Source: an optimization exercise on an open RTL-to-GDS flow (aim: small area). Production flows keep margins and buffers that such runs may drop.
At most, simulation tests tie the RTL to the original design; equivalence was not proved.
Some runs may be left out. An edit can pass the tests and still lose a function that they never use.
Only the layout flow was run in run 2; the RTL was not checked for function there.
No activity file was given, so power comes from the tool's default toggle rates.

$ cat flow/config.mk
export PLATFORM = sky130hd
export DESIGN_NAME = sort2
export DESIGN_NICKNAME = sort2
export VERILOG_FILES = /design/flow/design.v
export SDC_FILE = /design/flow/constraint.sdc
export NUM_CORES = 4
export LEC_CHECK = 0
export CAP_MARGIN = 20
export CORE_MARGIN = 2
export CORE_UTILIZATION = 40
export SLEW_MARGIN = 20
$ cat flow/constraint.sdc
create_clock -name core_clock -period 5.0 [get_ports {clk}]
set_input_delay 1.0000 -clock core_clock [delete_from_list [all_inputs] [get_ports {clk}]]
set_output_delay 1.0000 -clock core_clock [all_outputs]
set_load 0.01 [all_outputs]
$ cat flow/design.v
module cas #(
    parameter width = 32
)(
    input  logic [width-1:0] a,
    input  logic [width-1:0] b,
    output logic [width-1:0] min,
    output logic [width-1:0] max
);
    always_comb begin
        if ($signed(a) <= $signed(b)) begin
            min = a;
            max = b;
        end 
        else begin
            min = b;
            max = a;
        end
    end
endmodule
module sort2 #(
    parameter width = 32
)(
    input  logic [width-1:0] a,
    input  logic [width-1:0] b,
    input  logic  sel,
	 input  logic  clk,
	 input  logic  rst,
    output logic [width-1:0] maxf,
	 output logic [width-1:0] medh,
    output logic [width-1:0] medl,
    output logic [width-1:0] minf
);
logic[width-1:0] min0, min1, min2, min3, min4, min5, min6, min7, min8, min9;
logic[width-1:0] max0, max1, max2, max3, max4, max5, max6, max7, max8, max9;
logic[width-1:0] start0, start1, start2, start3;
cas cas1(
.a(start0),
.b(start1),
.min(min0),
.max(max0)
);
cas cas2(
.a(start2),
.b(start3),
.min(min6),
.max(max6)
);
cas cas3(
.a(max2),
.b(max7),
.min(min3),
.max(max3)
);
cas cas4(
.a(min7),
.b(min2),
.min(min8),
.max(max8)
);
cas cas5(
.a(min4),
.b(max9),
.min(min5),
.max(max5)
); 
    always_ff @(posedge clk or negedge rst)begin
	 if(~rst) begin  
		start0 <=32'b0;
		start1 <=32'b0;
		start2 <=32'b0;
		start3 <=32'b0;
		maxf<=32'b0;
		medh<=32'b0;
		medl<=32'b0;
		minf<=32'b0;
	 end
	 else begin
		if(~sel)begin
			start0<=a;
			start1<=b;
			end
		else begin
			start2<=a;
			start3<=b;
			end
		 maxf<=max4;
		 medh<=max5;
		 medl <=min5;
		 minf<=min9;
	 end 
            end 
    always_ff @(posedge clk) begin
		 min1<=min0;
		 max1<=max0;
		 min2<=min1;
		 max2<=max1;
		 min7<= min6;
		 max7<= max6;
		 min4<=min3;
		 max4<=max3;
		 min9<= min8;
		 max9<= max8;
    end
endmodule
$ cat flow/run.sh
#!/bin/bash
# synth_recipe.tcl (not shown) runs the flow's synth.tcl, then flattens the netlist and writes it again
# the make line also repeats each setting of config.mk as NAME=value (left out here)
make -C /OpenROAD-flow-scripts/flow DESIGN_CONFIG=/design/flow/config.mk WORK_HOME=/design/flow/orfs CLKGATE_MAP_FILE= SYNTH_SCRIPT=/design/flow/synth_recipe.tcl finish
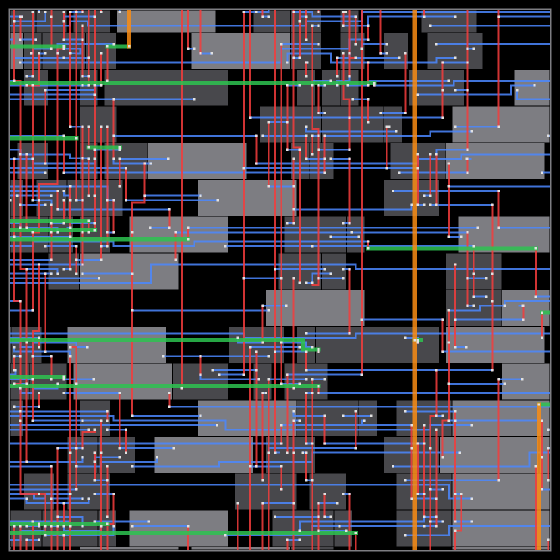
Figure 1: run 1, close-up of the layout.
Window x 114 to 154, y 114 to 154 microns. Cells in grey, sequential cells in the stronger grey; small squares are vias.
green -> met3
orange -> met4
red -> met2
blue -> met1
cells with their middle in the window = 94
netlist names of flops here include = max2 (5), max7 (5), min2 (4)
sequential cells in the window = 20
most frequent = dfxtp_1 (20), mux2_2 (13), inv_1 (9)

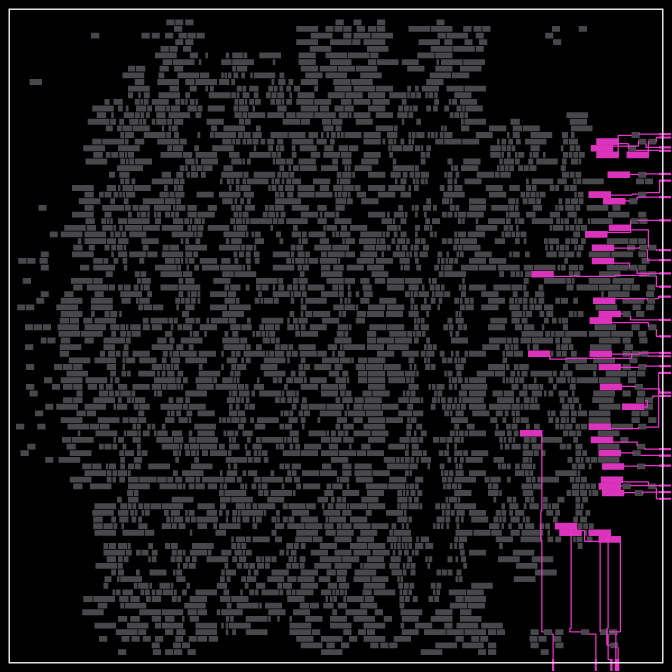
Figure 2: run 1, nets reached from selected ports.
magenta -> medl  # bits 32, direction output, edge 27 right, 5 bottom, end cells 32, buffers 32, wire 859 microns

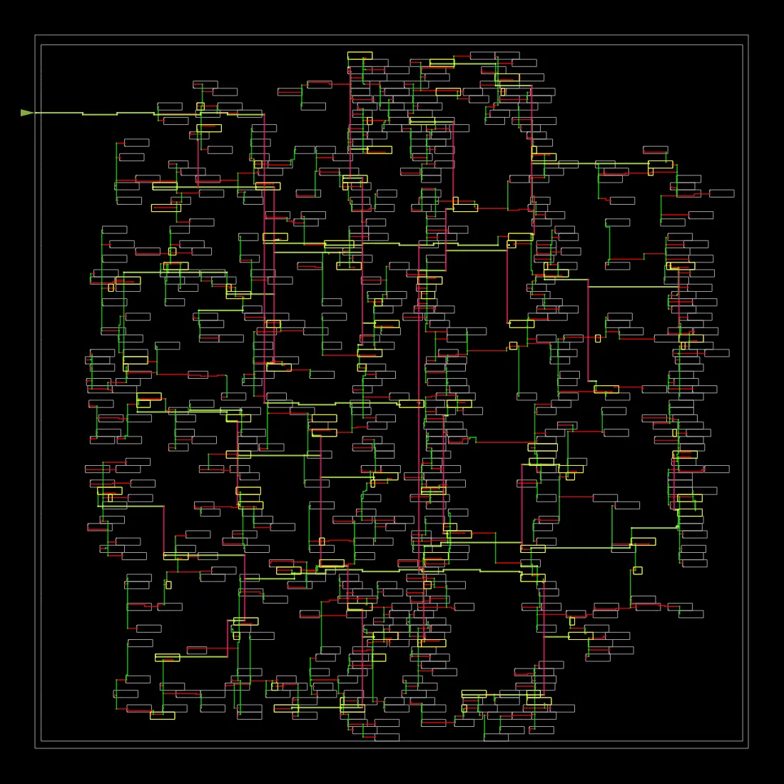
Figure 3: run 1, the clock network.
Skew-Pair Late Insertion Delay: 0.62 ns
CTS Buf Count: 58

-- run 1: per-stage QoR --
step | worst slack [ns] | power, W
2_1_floorplan | 2.411 | 0.01497
3_3_place_gp | 1.085 | 0.01841
3_5_place_dp | 1.014 | 0.01879
4_1_cts | 1.005 | 0.02332
5_1_grt | 0.8020 | 0.02479
6_report | 1.001 | 0.02330
-- run 1: layer usage --
layer / vias up / GRT usage / wire, microns
li1: 10680 / - / -
met1: 11110 / 0.3260 / 37680
met2: 919 / 0.3347 / 35350
met3: 116 / 0.03347 / 6130
met4: 0 / 0.05541 / 1837
met5: - / 0 / 0
-- run 1: final cells by class --
type	count	area (sq um)
well taps	931	1165
clock buffers	80	1743
inverters	175	656.9
clock inverters	28	247.7
repair buffers	235	2265
flip-flops and latches	576	12810
fillers	6313	36430
multi-input cells	1828	13390
-- run 1: worst max-delay path, cell delays in order, from the launching register on --
cell and delay [ns]:
dfrtp_1 0.40, inv_1 0.11, ha_4 0.52, nand4_1 0.23, nor4_1 0.61, and4_1 0.39, o311a_1 0.19, a211o_2 0.10
buf_4 0.53, nand3_1 0.14, buf_4 0.32, o221a_2 0.29
-- run 1: power by group through the flow --
stage	registers [W]	logic [W]	clock network, W
after floorplan	0.00767	0.00730	0
after global placement	0.00807	0.0103	0
after detailed placement	0.00813	0.0107	0
after CTS	0.00804	0.0107	0.00458
after global routing	0.00827	0.0118	0.00476
final	0.00807	0.0107	0.00448
-- run 1: logic make-up after synthesis --
group | after synthesis | synth area share
mux | 160 | 0.06486
compound gates | 739 | 0.1989
buf+inv | 418 | 0.05963
fa+ha+maj | 160 | 0.07207
flops | 576 | 0.4612
simple gates | 769 | 0.1434
-- run 1: placed cells by master (no fill, tap or decap), types with 7 or more instances in the layout --
cell type	n
a31oi_1	226
a21oi_1	91
dfrtp_1	256
a21o_1	16
ha_1	156
clkinv_2	13
dfxtp_1	320
and3_1	39
buf_4	41
and4_1	7
clkbuf_1	9
o221a_1	70
nand3_1	58
nor2b_1	97
inv_1	172
a22o_1	95
mux2_2	160
o221a_2	26
nand2_1	253
o211ai_1	101
clkdlybuf4s50_1	192
nand4_1	188
clkbuf_16	65
o21ai_0	48
nor3_1	105
a221o_1	39
-- run 1: worst min-delay path by stage --
stage / end / slack (ns) / cells past startpoint
after floorplan: max2[0] / 0.31 / 0
after global routing: maxf[29] / 0.32 / 0
after detailed placement: max2[9] / 0.31 / 0
after global placement: min2[25] / 0.31 / 0
final: max2[21] / 0.33 / 0
after CTS: maxf[29] / 0.31 / 0
==> results.sh, run 1 <==
export IMPL_status="timing/DRC/antenna clean"
export IMPL_clkPwrFrac=0.192
export IMPL_wl_per_cell_microns=21.02
export IMPL_r2r_start="start3[31]"
export IMPL_timing_setup_tns_ns=0
export IMPL_fmax_ghz=0.2501
export IMPL_worstMarginPinSlew_ns=1.033
export IMPL_ys_seq_area_frac=0.4612
export IMPL_num_antenna_cells=0
export IMPL_power_frac_seq=0.347
export IMPL_r2r_cells=11
export IMPL_reg2reg_slack_ns=1.00
export IMPL_synth_top_area_frac=0.2306
export IMPL_crit_path_end="max7[31]"
export IMPL_finalCritPeriodShare=0.7997
export IMPL_place_inst=3745
export IMPL_routed_wl_microns=80990
export IMPL_cts_hold_buf=0
export IMPL_r2r_end="max7[31]"
export IMPL_nets=3101
export IMPL_fin_area_sq_mm=0.03228
export IMPL_drv_slew=0
export IMPL_drt_iter0_markers=2298
export IMPL_startpoint="start3[31]"
export IMPL_combPwrFrac=0.461
export IMPL_fin_util=0.4698
export IMPL_hold_viol_final=0
export IMPL_die_area_sq_mm=0.07157
export IMPL_maxCapViolations=0
export IMPL_slew_headroom=0.3111
export IMPL_initial_utilization=0.4043
export IMPL_synth_top_area_cell="dfrtp_1"
export IMPL_gp_congestion=0.8813
export IMPL_grt_start_max_net_pins=97
export IMPL_die_height_microns=267.5
export IMPL_drc_errors=0
export IMPL_hp_start="max1[21]"
export IMPL_cts_tree="built"
export IMPL_ir_worst_vdd_uv=413.1
==> inputs of run 2 (changes only) <==
==> flow/design.v (replaced) <==
module cas #(
    parameter width = 32
)(
    input  logic [width-1:0] a,
    input  logic [width-1:0] b,
    output logic             gt
);
    localparam int n = width;
    logic [2*n-2:0] g, e;
    genvar i;
    generate
        for (i = 0; i < n; i++) begin : leaf
            if (i == n-1) begin : msb
                assign g[2*n-2-i] = ~a[i] & b[i];
            end else begin : lsb
                assign g[2*n-2-i] = a[i] & ~b[i];
            end
            assign e[2*n-2-i] = ~(a[i] ^ b[i]);
        end
        for (i = 0; i < n-1; i++) begin : node
            assign g[i] = g[2*i+1] | (e[2*i+1] & g[2*i+2]);
            assign e[i] = e[2*i+1] & e[2*i+2];
        end
    endgenerate
    assign gt = g[0];
endmodule
module sort2 #(
    parameter width = 32
)(
    input  logic [width-1:0] a,
    input  logic [width-1:0] b,
    input  logic  sel,
    input  logic  clk,
    input  logic  rst,
    output logic [width-1:0] maxf,
    output logic [width-1:0] medh,
    output logic [width-1:0] medl,
    output logic [width-1:0] minf
);
    logic [width-1:0] d1a, d1b, d2a, d2b, d3a, d3b, d4a, d4b;
    logic             f1, f2, f3, f4;    
    logic             d3gt, d4gt;        
    logic [width-1:0] fha, fhb;          
    logic             fhgt;              
    logic             fhv;               
    logic b01, b02, b03, b12, b13, b23;
    logic c02, c03, c12, c13;
    cas #(width) cmp23 (.a(d3a), .b(d3b), .gt(d3gt));
    cas #(width) cmp02 (.a(fha), .b(d4a), .gt(c02));
    cas #(width) cmp03 (.a(fha), .b(d4b), .gt(c03));
    cas #(width) cmp12 (.a(fhb), .b(d4a), .gt(c12));
    cas #(width) cmp13 (.a(fhb), .b(d4b), .gt(c13));
    assign b01 = fhv & fhgt;
    assign b23 = d4gt;
    assign b02 = fhv ? c02 : d4a[width-1];
    assign b03 = fhv ? c03 : d4b[width-1];
    assign b12 = fhv ? c12 : d4a[width-1];
    assign b13 = fhv ? c13 : d4b[width-1];
    logic s3_0, s3_1, s3_2, s3_3;
    logic s2_0, s2_1, s2_2, s2_3;
    logic s1_0, s1_1, s1_2, s1_3;
    logic s0_0, s0_1, s0_2, s0_3;
    function automatic logic two_of(input logic x, input logic y, input logic z);
        two_of = (x & y & ~z) | (x & ~y & z) | (~x & y & z);
    endfunction
    function automatic logic one_of(input logic x, input logic y, input logic z);
        one_of = (x & ~y & ~z) | (~x & y & ~z) | (~x & ~y & z);
    endfunction
    assign s3_0 = fhv &  b01 &  b02 &  b03;
    assign s3_1 = fhv & ~b01 &  b12 &  b13;
    assign s3_2 =      ~b02 & ~b12 &  b23;
    assign s3_3 =      ~b03 & ~b13 & ~b23;
    assign s0_0 = fhv & ~b01 & ~b02 & ~b03;
    assign s0_1 = fhv &  b01 & ~b12 & ~b13;
    assign s0_2 =       b02 &  b12 & ~b23;
    assign s0_3 =       b03 &  b13 &  b23;
    assign s2_0 = fhv & two_of( b01,  b02,  b03);
    assign s2_1 = fhv & two_of(~b01,  b12,  b13);
    assign s2_2 =       two_of(~b02, ~b12,  b23);
    assign s2_3 =       two_of(~b03, ~b13, ~b23);
    assign s1_0 = fhv & one_of( b01,  b02,  b03);
    assign s1_1 = fhv & one_of(~b01,  b12,  b13);
    assign s1_2 =       one_of(~b02, ~b12,  b23);
    assign s1_3 =       one_of(~b03, ~b13, ~b23);
    assign maxf = ({width{s3_0}} & fha) | ({width{s3_1}} & fhb)
                | ({width{s3_2}} & d4a) | ({width{s3_3}} & d4b);
    assign medh = ({width{s2_0}} & fha) | ({width{s2_1}} & fhb)
                | ({width{s2_2}} & d4a) | ({width{s2_3}} & d4b);
    assign medl = ({width{s1_0}} & fha) | ({width{s1_1}} & fhb)
                | ({width{s1_2}} & d4a) | ({width{s1_3}} & d4b);
    assign minf = ({width{s0_0}} & fha) | ({width{s0_1}} & fhb)
                | ({width{s0_2}} & d4a) | ({width{s0_3}} & d4b);
    always_ff @(posedge clk) begin
        d1a <= a;   d1b <= b;
        d2a <= d1a; d2b <= d1b;
        d3a <= d2a; d3b <= d2b;
        d4a <= d3a; d4b <= d3b;
        d4gt <= d3gt;
    end
    always_ff @(posedge clk or negedge rst) begin
        if (~rst) begin
            f1 <= 1'b0;
            f2 <= 1'b0;
            f3 <= 1'b0;
            f4 <= 1'b0;
            fhv <= 1'b0;
        end
        else begin
            f1 <= ~sel;
            f2 <= f1;
            f3 <= f2;
            f4 <= f3;
            if (f4) fhv <= 1'b1;
        end
    end
    always_ff @(posedge clk) begin
        if (f4) begin
            fha  <= d4a;
            fhb  <= d4b;
            fhgt <= d4gt;
        end
    end
endmodule
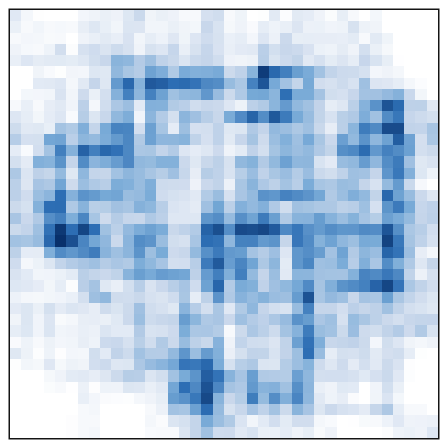
Figure 4: run 2, signal metal coverage by tile.
The die is cut into 38 by 38 equal tiles; white is low, dark blue is high, scaled to the fullest tile. Values are wire area over tile area, all layers added.
nearly empty tiles = 8.1%
tiles over half the peak = 16%
emptiest ninth of the die = bottom left
routed len/inst: 22.38 microns
routed vias: 12,030
Total Routing Usage GR: 0.2479
drt total wl: 47,790 microns

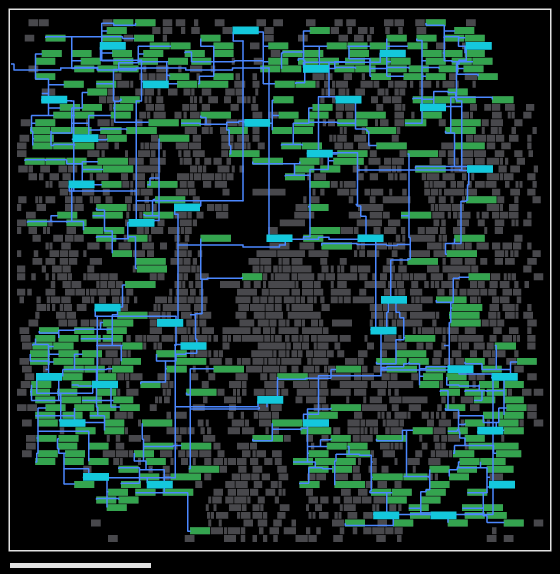
Figure 5: run 2, routed clock nets over the placement.
Bar = 50 microns.
blue -> clock wires  # length 3,920 microns
green -> flip-flops  # count 327
cyan -> cells driving clock nets  # count 36
routed clock nets = 37
flops lie = spread over the die

==> run 2 against run 1 <==
  * The layout now fails its checks (negative setup slack)
  * Largest cell class is now sequential cells
  * Non-clock buffer count rose by 187
  * Final area down 39%
  * Die area down 49%
  * Cell count is 45% lower
  * Clock-buffer cell count down 30
  * Flip-flop and latch count decreased by 249
  * First-iteration DRC count decreased by 49%
  * Sequential power is 64% lower
==> results.sh, run 2 <==
export IMPL_status="complete, but fails checks"
export IMPL_check_faults="negative setup slack"
export IMPL_fin_util=0.5724
export IMPL_place_inst=2005
export IMPL_num_antenna_cells=0
export IMPL_nets=1878
export IMPL_cts_buffers_inserted=36
export IMPL_hold_viol_final=0
export IMPL_layout_setup_ws_ns=-0.03681
export IMPL_drt_iter0_markers=1171
export IMPL_critPathMaxStageDelay_ns=0.48
export IMPL_layout_commonest_cell="dfxtp_1"
export IMPL_grt_start_max_net_pins=36
export IMPL_reg2reg_slack_ns=2.37
export IMPL_die_height_microns=190.8
export IMPL_path_depth=16
export IMPL_slew_headroom=0.3833
export IMPL_cp_cell_sequence="buf_6 > ha_4 > and4_1 > a221o_1 > a2111oi_4 > o21a_2 > buf_6 > bufbuf_16 > buf_4 > o31ai_4 > buf_12 > clkbuf_16 > buf_4 > a22oi_2 > nand2_1 > clkbuf_2"
export IMPL_synth_top_area_cell="dfxtp_1"
export IMPL_gp_congestion=0.8617
export IMPL_hp_start="d2b[13]"
export IMPL_r2r_start="d3b[1]"
export IMPL_r2r_end="d4gt"
export IMPL_finalCritPeriodShare=1.007
export IMPL_maxCapViolations=0
export IMPL_fmax_ghz=0.1985
export IMPL_r2r_cells=11
export IMPL_setup_viol_count_final=4
export IMPL_drv_slew=0
export IMPL_ys_seq_area_frac=0.5173
export IMPL_n_fill_cell=2940
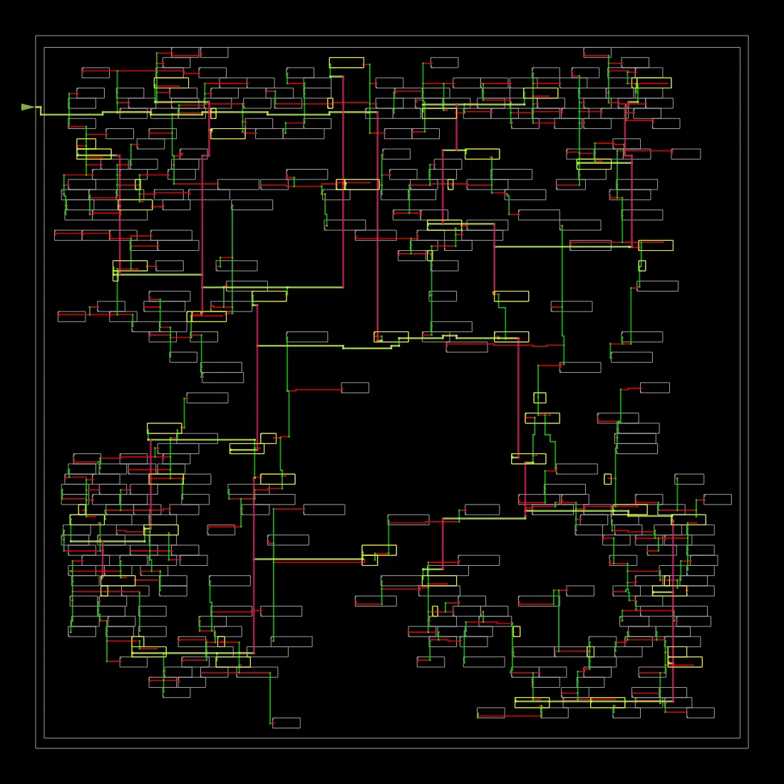
Figure 6: run 2, the clock network.
P_clk: 0.00247 W
seq_cells: 327
Clock Skew: 0.01463 ns
Skew-Pair Late Insertion Delay: 0.52 ns

## run 2: cell types whose count changed in the layout (fill, tap and decap cells not counted), sizes merged, moves of 96 or more
cell / before / now
dfrtp: 256 / 5
a31oi: 226 / 5
buf: 43 / 257
nand4: 188 / 21
mux2: 160 / 0
clkdlybuf4s50: 192 / 66
nand2: 256 / 141
nor3: 105 / 7
o211ai: 101 / 4
o221a: 96 / 0
## run 2: metrics by stage
stage               setup TNS (ns)  hold WS (ns)  instance area, sq um  setup slack [ns]  power [W]
CTS                        -0.6394        0.3202                 19070           -0.1595   0.007034
finish                    -0.09925        0.3189                 19720          -0.03681   0.007134
global placement            -59.14        0.3103                 17610           -0.6026   0.004558
floorplan                        0        0.3096                 13960             1.125   0.003706
detailed placement          -37.06        0.3121                 17640           -0.4287   0.004570
global route                -3.485        0.3182                 19720           -0.1490   0.007413
## run 2: worst min path at each step
stage | endpoint | slack (ns) | depth (start not counted)
floorplan | d2a[0] | 0.31 | 0
global route | d3b[13] | 0.32 | 0
global placement | d3b[16] | 0.31 | 0
finish | d3b[13] | 0.32 | 0
CTS | d3b[13] | 0.32 | 0
detailed placement | d2a[8] | 0.31 | 0
## run 2: report_power, final
| group | total (W) | internal, W | switching (W) |
|---|---|---|---|
| Combinational | 0.00176 | 0.000829 | 0.000929 |
| Sequential | 0.00291 | 0.00282 | 0.0000806 |
| Clock | 0.00247 | 0.00143 | 0.00104 |
## run 2: cell families after synthesis
group,share of synthesized area
xor+xnor,0.005020
compound gates,0.2114
simple gates,0.07905
mux,0.001434
flops,0.5173
fa+ha+maj,0.1389
buf+inv,0.04687
## run 2: routing by layer
metal  GRT usage  up-vias  share of wire
li1            -     5561              -
met1      0.3146     5700           0.41
met2      0.4084      622           0.47
met3     0.05079      147          0.082
met4      0.1064        2          0.039
met5           0        -        0.00025
## run 2: final cells by class
cell class              instances  share of cell area
repair buffers                422              0.1944
clock buffers                  50             0.05151
inverters                     101             0.01922
well taps                     455             0.02887
multi-input cells             768              0.3345
flip-flops and latches        327              0.3674
clock inverters                12            0.004124
## run 2: worst register-to-register path, cell delays in order, from the launching register on
cell     delay, ns
dfxtp_1       0.33
inv_1         0.05
ha_1          0.28
and3b_1       0.17
o21a_1        0.17
o21a_1        0.16
o21a_1        0.16
o21a_1        0.17
o21a_1        0.16
o21ai_0       0.31
a31oi_1       0.24
a211o_1       0.31
## run 2: what timing repair did
| action | 4_1_cts | 5_1_grt |
|---|---|---|
| buffers inserted | 27 | 33 |
| hold buffers | 0 | 0 |
| endpoints found under the setup margin | 128 | 112 |
| resized for setup | 259 | 180 |
| cloned | 6 | 6 |
| pin swaps | 13 | 47 |
| hold endpoints to repair | 0 | 0 |

-- re-timing with driven ports --
The results above use ideal ports. As a check the final layouts listed here were re-extracted and re-timed, cells and wires unchanged. Step 1: set_driving_cell puts a clkbuf_16 on clk and a buf_2 on each other input, an assumption about the parent block. Step 2, shift: input delay + t, output delay - t, t = (earliest + latest rising clock arrival at the registers) / 2. This alone moves slack from input paths to output paths. Three values: ideal ports, drivers, drivers and shift; two values: the first two.
run	t (ns)	setup slack, ns	hold slack, ns	worst setup path at the end	worst register clock-pin slew, ns
run 1	0.674	1.001 / 1.001 / 1.001	0.327 / 0.327 / 0.327	register to register	0.07 / 0.07
run 2	0.558	-0.037 / -0.085 / 0.473	0.319 / 0.319 / 0.319	register to output	0.07 / 0.07
